This is an optimization exercise on Yosys and OpenROAD, whose aim is small area, not a production implementation. At most, simulation tests tie the RTL to the original design; equivalence was not proved. The series may have gaps, and a smaller design here may also do less where the tests do not look. Only the layout flow was run in run 2; the RTL was not checked for function there. Power and IR drop assume default switching activity.

## design/flow/run.sh

```bash
#!/bin/bash
# synth_recipe.tcl (not shown) runs the flow's synth.tcl, then flattens the netlist and writes it again
# the make line also repeats each setting of config.mk as NAME=value (left out here)
make -C /OpenROAD-flow-scripts/flow DESIGN_CONFIG=/design/flow/config.mk WORK_HOME=/design/flow/orfs CLKGATE_MAP_FILE= SYNTH_SCRIPT=/design/flow/synth_recipe.tcl finish
```

## design/flow/config.mk

```make
export PLATFORM = sky130hd
export DESIGN_NAME = GetFourBtnEdge
export DESIGN_NICKNAME = GetFourBtnEdge
export VERILOG_FILES = /design/flow/design.v
export SDC_FILE = /design/flow/constraint.sdc
export NUM_CORES = 4
export LEC_CHECK = 0
export CAP_MARGIN = 20
export CORE_MARGIN = 2
export CORE_UTILIZATION = 40
export PLACE_DENSITY = 0.6
export SLEW_MARGIN = 20
```

## design/flow/constraint.sdc

```tcl
create_clock -name core_clock -period 10.0 [get_ports {clk}]
set_input_delay 2.0000 -clock core_clock [delete_from_list [all_inputs] [get_ports {clk}]]
set_output_delay 2.0000 -clock core_clock [all_outputs]
set_load 0.01 [all_outputs]
```

## design/flow/design.v

```verilog
module GetFourBtnEdge #(
    parameter FREQUENCY_IN = 10000
)
(
    input  wire clk,
    input  wire rst,
    input  wire [3:0] btns_in,
    output wire [3:0] btnUpEdges_out,
    output wire [3:0] btnDownEdges_out
);
localparam DIV = FREQUENCY_IN / 1000;
reg [3:0] dv;
wire ms = (dv == DIV);
always @(posedge clk) begin
    if (rst)
        dv <= 4'd0;
    else if (ms)
        dv <= 4'd1;
    else
        dv <= dv + 1'b1;
end
genvar i;
generate
for (i = 0; i < 4; i = i + 1) begin : ch
    reg [3:0] ph;
    reg       lo;
    wire      m = (btns_in[i] == lo);
    always @(posedge clk) begin
        if (rst) begin
            ph <= 4'd0;
            lo <= 1'b0;
        end else begin
            case (ph)
                4'd0:  ph <= m ? 4'd1 : 4'd0;
                4'd1:  ph <= 4'd2;
                4'd14: begin
                    ph <= m ? 4'd15 : 4'd0;
                    lo <= lo ^ m;
                end
                4'd15: ph <= 4'd0;
                default: ph <= ph + ms;
            endcase
        end
    end
    assign btnDownEdges_out[i] = (ph == 4'd15) &  lo;
    assign btnUpEdges_out[i]   = (ph == 4'd15) & ~lo;
end
endgenerate
endmodule
```

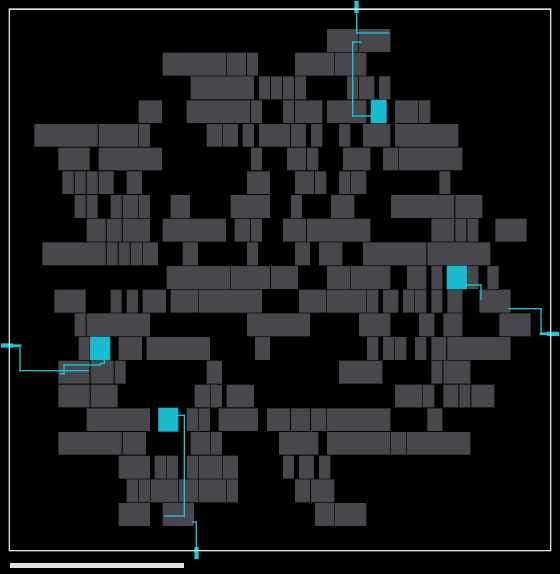
**Above:** run 1 (port wiring).
Bar = 20 microns.
Key: cyan = `btnDownEdges_out` [direction output, edge 1 top, 1 bottom, 1 right, 1 left, end cells 4, buffers 4, wire 65.4 microns]

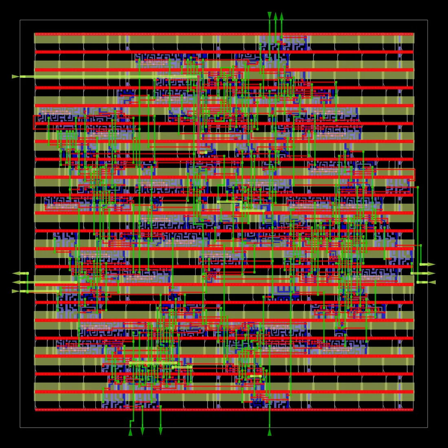
**Above:** run 1 (the routed nets).
met2 wire length: 1.21 mm
routed wire length: 2.61 mm
post-route met1 wirelength: 1.32 mm
final routed wire length divided by cell count: 11.1 microns
max layer used: met4

==> impl_metrics.toml, run 1 <==
[hold_path]
whs_endpoint = "dv[0]"
hp-start = "dv[0]"
whs_path_depth = 1
hp-class = "reg -> reg"

[power]
pwr-share-seq_pct = 59.4
max-vdd-ir-drop_mv = 0.0859
pwr-share-comb_pct = 12.8
swShare_pct = 25.4
p_int_w = 0.000134
power_sequential_w = 0.000107
power_switching_w = 0.0000457
power.clock.total_w = 0.0000501

[worst_setup_path]
crit_start = "ch[2].ph[1]"
reg2reg_depth = 9
worst_path_max_delay_cell = "sky130_fd_sc_hd__clkdlybuf4s50_1"
cell_repeated_most_along_the_worst_path = "sky130_fd_sc_hd__and3_1"
rrSetupSlack_ps = 7890
reg2reg_from = "dv[0]"
setup.worst_path.end_class = "primary output"
critPathKind = "reg -> out"
critical_path_at_ps = 1770
critical_path_required_ps = 8000

[final_layout]
seqAreaFraction_pct = 31.1
fillCellCount = 342
final-seq-area_sq_um = 480
mostFrequentLayoutCells = "sky130_fd_sc_hd__nor2_1 (34), sky130_fd_sc_hd__nand2_1 (26), sky130_fd_sc_hd__dfxtp_1 (24)"
number_of_non_clock_buffers_in_the_layout = 13
nNonClkInverters = 5
largest_register_ff_count = 16
multiInputGateArea_sq_um = 821
largestClassByArea = "multi-input combinational cells"
final_nets = 203
final.clkbuf_count = 4
post_layout_nonfiller_instances = 234
reg_top3 = "ch.ph x16, ch.lo x4, dv x4"
multi_input_comb_cells = 142

[detailed_routing]
drt-vias-per-instance = 5.15
wl_met3_microns = 64
final_antenna_net_count = 0
first_pass_iters = 5

[synthesis]
synth_top_family_by_area = "simple AND/OR/NAND/NOR gates"
synth-warning-count = 1
synth_top_area_share_pct = 35.7
post_synth_most_frequent_cells = "sky130_fd_sc_hd__nor2_1 (34), sky130_fd_sc_hd__nand2_1 (26), sky130_fd_sc_hd__dfxtp_1 (24)"
post_synth_edffs = 0
yosysMostFrequentCell = "sky130_fd_sc_hd__nor2_1"
syn-cell-area_sq_um = 1350
synth_xor_xnor_area_share_pct = 5.86
yosys.area_share.simple_pct = 31.1
yosys-top-cells-area = "sky130_fd_sc_hd__dfxtp_1 (36%), sky130_fd_sc_hd__nor2_1 (9.5%), sky130_fd_sc_hd__ha_1 (7.4%)"
synth_area_per_cell_sq_um = 7.64
netlist_instances = 176
postSynth.topFlopCell = "sky130_fd_sc_hd__dfxtp_1"
synth.lib_cells_used.distinct = 31
number_of_nets_produced_by_synthesis = 190
synth-compound-area-share_pct = 16.7
synth_top_cell_by_area = "sky130_fd_sc_hd__dfxtp_1"

[clocking]
quantity_of_gates_resized_following_cts = 0
post_cts.repair.setup_buffers = 0
number_of_clock_sinks = 24
numCtsBuffers = 3
cts_hold_buffers = 0
tritoncts = "done"
ctsLongestPathBuffers = 2
later_pin_clock_latency_in_the_skew_report_ps = 310
clkSlewWorstSetupHoldPaths_ps = 120

[global_route]
use_met2_pct = 24.6
grt_first_pass_wirelength_mm = 4.46
grt_max_degree = 25
gr-total-overflow = 0
global_route.peak_usage_layer = "met2"

[timing]
worst_hold_slack_ps = 501
fmax_mhz = 265
timing.slew.headroom_pct = 41.6
measured_slew_at_the_worst_slew_check_pin_ps = 874
period_needed_ps = 3770
finalMaxSlewViolations = 0
fin_crit_sh_pct = 37.7
unrepaired_setup_endpoints_after_global_routing = "false"
totalNegativeSetupSlack_ps = 0

[placed_design]
dp.final_hpwl_mm = 1.93
port_buffers = 13
gp_routability_congestion = 0.732
placement.cell_area_sq_um = 1510
dp_slack_ps = 6530
placed_cells = 230

[floorplanning]
core_region_area_sq_um = 3280
placement_rows = 21
taps = 46
die-area_sq_um = 3840
die_h_microns = 62.0

[flow_run]
cap_violations = 0

[outcome]
outcome = "no timing/DRC/antenna violations"
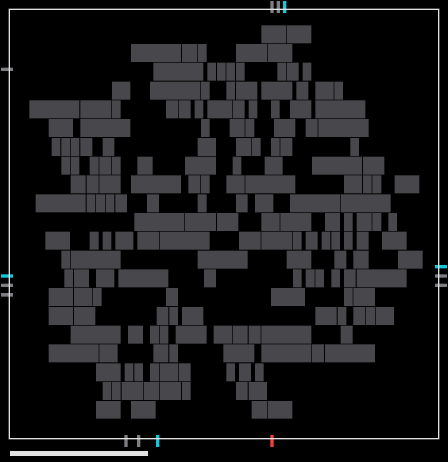
**Above:** run 1 (I/O pins on the die edge).
Bar = 20 microns. Pins as bars across the die edge, other pins in gray.
Key: cyan = `btnDownEdges_out` [pins 4, direction output, edge 1 top, 1 bottom, 1 right, 1 left]; red = `rst` [pins 1, direction input, edge bottom]
All pins by edge: 4 bottom, 4 left, 3 top, 3 right.

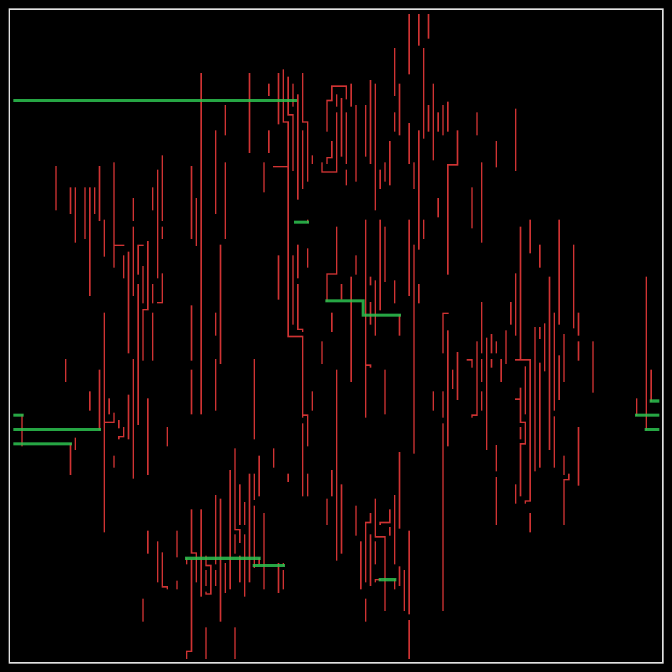
**Above:** run 1 (routed metal, one color a layer).
Two of the layers only.
Key: green = M3 [wire length 64.9 microns]; red = M2 [wire length 1210 microns]
detailed-route via count: 1206
global-route usage over all layers: 15.3%

**Run 1: cell sizes after repair**

Bar = 20 microns.
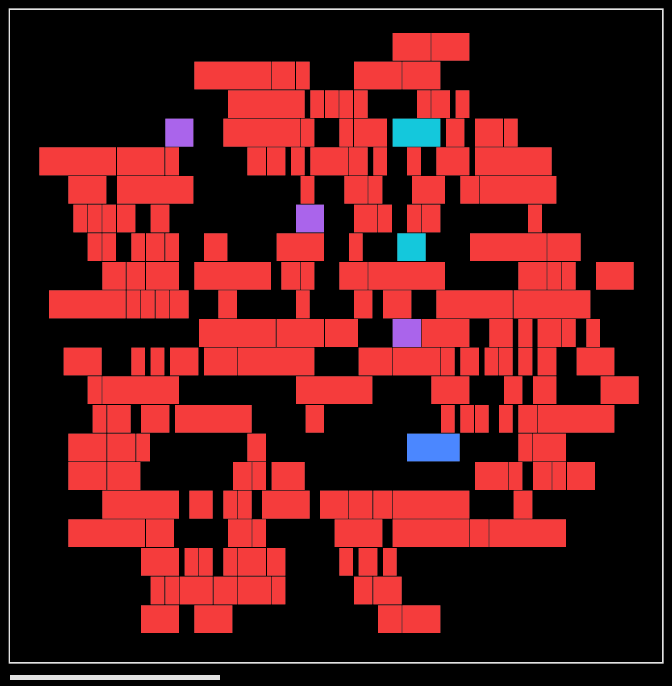

## Run 2: files that changed since run 1, shown whole
==> design/flow/design.v <==
module UniversalCounter#(
    parameter MAX_NUM       =   10,     
    parameter COUNTER_BITS  =   31      
)
(
    input  wire                     clk,           
    input  wire                     rst,          
    input  wire                     en_in,         
    input  wire                     dir_in,         
    input  wire                     loadCmd_in,     
    input  wire [COUNTER_BITS:0]    loadValue_in,
    output reg  [COUNTER_BITS:0]    counter_out,    
    output wire                     tc_out          
);
localparam COUNTER_MODULE   =   MAX_NUM - 1'b1;
always@(posedge clk) begin
    if(rst)
        counter_out <= 'h0;
    else if(loadCmd_in) begin
        if(loadValue_in <= COUNTER_MODULE)
            counter_out <= loadValue_in;
    end else if(en_in) begin
        if(dir_in) begin
            if(counter_out == COUNTER_MODULE)
                counter_out <= 'h0;
            else counter_out <= counter_out + 1'b1;   
        end
        else begin
            if(counter_out == 0)
                counter_out <= COUNTER_MODULE;
            else counter_out <= counter_out - 1'b1;   
        end
    end
end
assign tc_out = en_in & (counter_out == COUNTER_MODULE);
endmodule
module FrequencyDivisionPulse#(
    parameter FREQUENCY_IN       = 100_000_000,
    parameter FREQUENCY_OUT      = 100        
)(
    input   wire        clk,    
    input   wire        rst,    
    output  reg         clk_out 
);
localparam  DIVISION_NUM = (FREQUENCY_IN / FREQUENCY_OUT) - 1'b1;
reg [31:0]  cnt;
always@(posedge clk) begin
    if(rst) begin
        cnt     <= 32'b0;
        clk_out <= 1'b0;
    end
    else if(cnt == DIVISION_NUM) begin
        cnt     <= 32'h0;
        clk_out <= 1'b1;
    end else begin
        cnt     <= cnt + 1'b1;
        clk_out <= 1'b0;
    end
end
endmodule
module KeyProcess #(
    parameter FREQUENCY_IN = 10000
)
(
    input wire clk,
    input wire rst,
    input wire btn_in,
    output wire btn_LH_out,
    output wire btn_HL_out
);
localparam H_LEVEL = 6'b000_001,
           CHK_L   = 6'b000_010,
           L_VALID = 6'b000_100,
           L_LEVEL = 6'b001_000,
           CHK_H   = 6'b010_000,
           H_VALID = 6'b100_000;
reg [5:0] btn_state;
reg timerClr;
wire [7:0] timerCnt;
localparam TIME_DELAY_VALUE = 32'd12;
wire clk_1ms;
FrequencyDivisionPulse #(
    .FREQUENCY_IN     (FREQUENCY_IN),
    .FREQUENCY_OUT    (1000)
)To_xHzPulse_ISR0
(
    .clk              (clk),
    .rst              (rst),
    .clk_out          (clk_1ms)
);
UniversalCounter #(
    .MAX_NUM          (256),
    .COUNTER_BITS     (7)
)UniversalCounter_ISR0
(
    .clk              (clk),
    .rst              (rst | timerClr),
    .en_in            (clk_1ms),
    .dir_in           (1'b1),
    .loadCmd_in       (1'b0),
    .loadValue_in     (8'h0),
    .counter_out      (timerCnt),
    .tc_out           ()
);
always @(posedge clk) begin
    if(rst) begin
        btn_state <= H_LEVEL;
        timerClr <= 1'b0;
    end
    else begin
        case (btn_state)
            H_LEVEL: if(btn_in == 1'b0) begin
                btn_state <= CHK_L;
                timerClr <= 1'b1;
            end 
            CHK_L: begin
                timerClr <= 1'b0;
                if(!timerClr && timerCnt == TIME_DELAY_VALUE) begin
                    if(btn_in == 1'b0)
                        btn_state <= L_VALID;
                    else
                        btn_state <= H_LEVEL;     
                end
            end
            L_VALID:
                btn_state <= L_LEVEL;
            L_LEVEL: 
                if(btn_in == 1'b1) begin
                    timerClr <= 1'b1;
                    btn_state <= CHK_H;
                end
            CHK_H: begin
                timerClr <= 1'b0;
                if(!timerClr && timerCnt == TIME_DELAY_VALUE) begin
                    if(btn_in == 1'b1)
                        btn_state <= H_VALID;
                    else
                        btn_state <= L_LEVEL;      
                end
            end
            H_VALID:
                btn_state <= H_LEVEL;
            default: btn_state <= H_LEVEL;
        endcase
    end
end
assign btn_HL_out = (btn_state == L_VALID) ? 1'b1 : 1'b0;
assign btn_LH_out = (btn_state == H_VALID) ? 1'b1 : 1'b0;
endmodule
module GetFourBtnEdge #(
    parameter FREQUENCY_IN = 10000
)
(
    input  wire clk,
    input  wire rst,
    input  wire [3:0] btns_in,
    output wire [3:0] btnUpEdges_out,
    output wire [3:0] btnDownEdges_out
);
KeyProcess #(
    .FREQUENCY_IN     (FREQUENCY_IN)
)KeyProcess_ISR0
(
    .clk        (clk),
    .rst        (rst),
    .btn_in     (btns_in[0]),
    .btn_LH_out (btnUpEdges_out[0]),
    .btn_HL_out (btnDownEdges_out[0])
);
KeyProcess #(
    .FREQUENCY_IN     (FREQUENCY_IN)
)KeyProcess_ISR1
(
    .clk        (clk),
    .rst        (rst),
    .btn_in     (btns_in[1]),
    .btn_LH_out (btnUpEdges_out[1]),
    .btn_HL_out (btnDownEdges_out[1])
);
KeyProcess #(
    .FREQUENCY_IN     (FREQUENCY_IN)
)KeyProcess_ISR2
(
    .clk        (clk),
    .rst        (rst),
    .btn_in     (btns_in[2]),
    .btn_LH_out (btnUpEdges_out[2]),
    .btn_HL_out (btnDownEdges_out[2])
);
KeyProcess #(
    .FREQUENCY_IN     (FREQUENCY_IN)
)KeyProcess_ISR3
(
    .clk        (clk),
    .rst        (rst),
    .btn_in     (btns_in[3]),
    .btn_LH_out (btnUpEdges_out[3]),
    .btn_HL_out (btnDownEdges_out[3])
);
endmodule
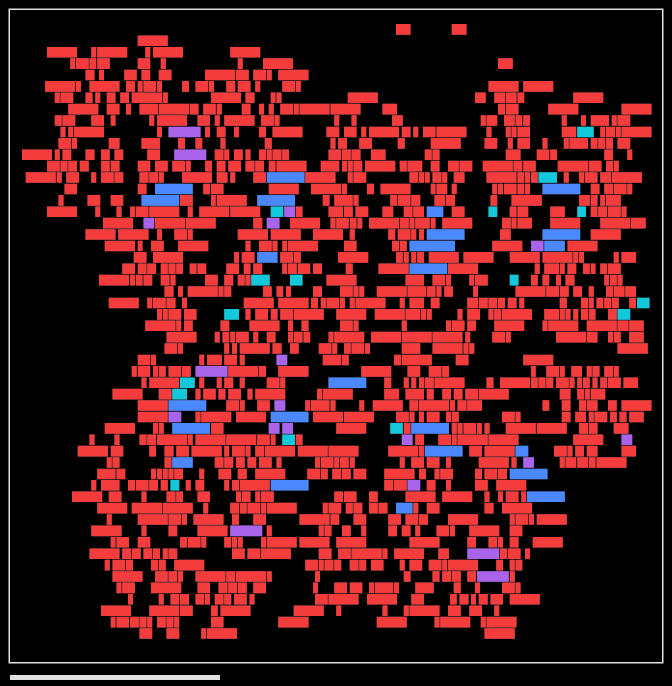
**Above:** run 2 (cell sizes after repair).
Bar = 50 microns.
Key: cyan = x2 [cells 16]; blue = x6 and larger [cells 24]; purple = x3 and x4 [cells 19]; red = x1 and smaller [cells 1030]
area overhead of the layout relative to synthesis: 10.3%
post-route design area: 10100 sq um
final setup slack of the worst path: 5990 ps
number of non-clock buffers in the layout: 18

==> impl_metrics.toml, run 2 <==
[clocking]
tritoncts = "done"
quantity_of_gates_resized_following_cts = 0
clkSlewWorstSetupHoldPaths_ps = 70
later_pin_clock_latency_in_the_skew_report_ps = 430
cts_hold_buffers = 0
cts-root-buf = "sky130_fd_sc_hd__clkbuf_16"
number_of_clock_sinks = 192
ctsLongestPathBuffers = 2
cts.htree.levels = 4
post_cts.repair.setup_buffers = 0
numCtsBuffers = 17

[synthesis]
ys_seq_area_share_pct = 41.8
yosys.area_share.simple_pct = 33.0
netlist_instances = 1083
asyncSetResetFlopFracSynth_pct = 0
synth_top_area_share_pct = 41.8
post_synth_most_frequent_cells = "sky130_fd_sc_hd__nor2_1 (207), sky130_fd_sc_hd__dfxtp_1 (192), sky130_fd_sc_hd__xor2_1 (105)"
post_synth_edffs = 0
synth_xor_xnor_area_share_pct = 14.2
synth_top_cell_by_area = "sky130_fd_sc_hd__dfxtp_1"
synth-warning-count = 3
synth-compound-area-share_pct = 4.55
number_of_nets_produced_by_synthesis = 1105
syn-cell-area_sq_um = 9190
synth_top_family_by_area = "simple AND/OR/NAND/NOR gates"
yosysMostFrequentCell = "sky130_fd_sc_hd__nor2_1"
ys_seq_elements = 192
yosys-top-cells-area = "sky130_fd_sc_hd__dfxtp_1 (42%), sky130_fd_sc_hd__xor2_1 (10%), sky130_fd_sc_hd__nor2_1 (8.5%)"
synth_area_per_cell_sq_um = 8.49
postSynth.topFlopCell = "sky130_fd_sc_hd__dfxtp_1"
synth.lib_cells_used.distinct = 59

[worst_setup_path]
worst_path_max_delay_cell = "sky130_fd_sc_hd__clkdlybuf4s50_1"
reg2reg_depth = 5
setup.worst_path.start_class = "flop"
critical_path_required_ps = 8000
setup.worst_path.end_class = "primary output"
critical_path_at_ps = 2010
rrSetupSlack_ps = 7800
crit_start = "KeyProcess_ISR0.btn_state[3]"
critPathKind = "reg -> out"
reg2reg_from = "KeyProcess_ISR3.To_xHzPulse_ISR0.cnt[3]"

[timing]
unrepaired_setup_endpoints_after_global_routing = "false"
fin_crit_sh_pct = 40.1
period_needed_ps = 4010
timing_hold_violations_final = 0
totalNegativeSetupSlack_ps = 0
finalMaxSlewViolations = 0
fmax_mhz = 250
worst_hold_slack_ps = 472
timing.slew.headroom_pct = 34.4
measured_slew_at_the_worst_slew_check_pin_ps = 977

[final_layout]
mostFrequentLayoutCells = "sky130_fd_sc_hd__nor2_1 (207), sky130_fd_sc_hd__dfxtp_1 (192), sky130_fd_sc_hd__xor2_1 (105)"
final-seq-area_sq_um = 3840
area_share_nonclk_buffers_pct = 1.65
seqAreaFraction_pct = 37.9
final.clkbuf_count = 20
multi_input_comb_cells = 818
final_common_cell = "sky130_fd_sc_hd__nor2_1"
final_nets = 1098
multiInputGateArea_sq_um = 5060
fillCellCount = 2216
layout-drive-gt1-share_pct = 5.42
post_layout_nonfiller_instances = 1374
nNonClkInverters = 29
largestClassByArea = "multi-input combinational cells"

[global_route]
grt_max_degree = 34
use_met2_pct = 23.5
grt_first_pass_wirelength_mm = 30.0
global_route.peak_usage_layer = "met2"
gr-total-overflow = 0

[hold_path]
whs_path_depth = 1
hp-class = "reg -> reg"
hp-start = "KeyProcess_ISR3.To_xHzPulse_ISR0.cnt[0]"
whs_endpoint = "KeyProcess_ISR3.To_xHzPulse_ISR0.cnt[0]"

[placed_design]
dp.final_hpwl_mm = 11.6
placed_cells = 1342
dp_slack_ps = 5840
placement.cell_area_sq_um = 9530
port_buffers = 13
gp_routability_congestion = 0.789

[flow_run]
cap_violations = 0

[detailed_routing]
final_antenna_net_count = 0
met2_wirelength_mm = 7.81
detailed_route_via_count = 7170
drt-initial-drc-count = 374
drt-vias-per-instance = 5.22
first_pass_iters = 4
drt_drc_violations_left = 0
topRoutingLayerUsed = "met4"

[power]
power.density_cell_area_nw_per_um2 = 163
max-vdd-ir-drop_mv = 0.0907
power.group.top = "registers"
power_switching_w = 0.000431
pwr-share-comb_pct = 9.4
p_int_w = 0.00122
swShare_pct = 26.1
pwr-share-seq_pct = 49.5
power.clock.total_w = 0.000679
power_sequential_w = 0.000819

[outcome]
outcome = "no timing/DRC/antenna violations"

[floorplanning]
die-area_sq_um = 24200
placement_rows = 55
chipWidth_microns = 156
taps = 285
die_h_microns = 156
core_region_area_sq_um = 22600
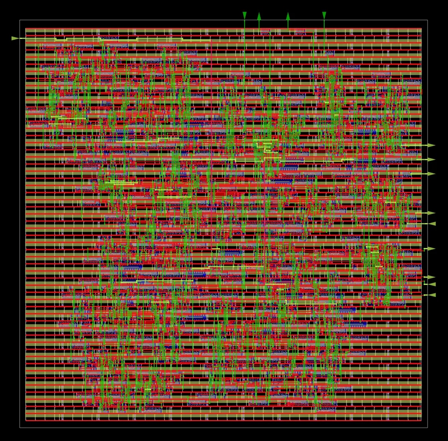
**Above:** run 2 (the routed nets).
global-route usage over all layers: 14.7%
Detail Route met3 WL: 409 microns
final routed wire length divided by cell count: 12.7 microns
post-route met1 wirelength: 9.06 mm
routed wire length: 17.4 mm

## afterwards: timing with drivers on the ports
No port has a modelled driver above. Below, the same layouts with a new extraction and two added sets of constraints. Step 1 assumes that a clkbuf_16 drives the clock port and a buf_2 every other input. Step 2 times the ports against the registers' clock, not the clock port: input delays grow and output delays shrink by t, the midpoint of the rising clock arrivals with the driver on. a / b / c = ideal ports / drivers / drivers and shift; a / b = the first two.
run | shift t [ns] | setup WS [ns] | cell pins on the clock port's net
run 1 | 0.329 | 6.229 / 6.209 / 6.538 | 1
run 2 | 0.470 | 5.992 / 5.947 / 5.880 | 1
After both steps setup and hold are still met in every run listed. The setup slack of run 2, which loses most, moves by -0.045 ns with the drivers and by -0.112 ns with both steps.
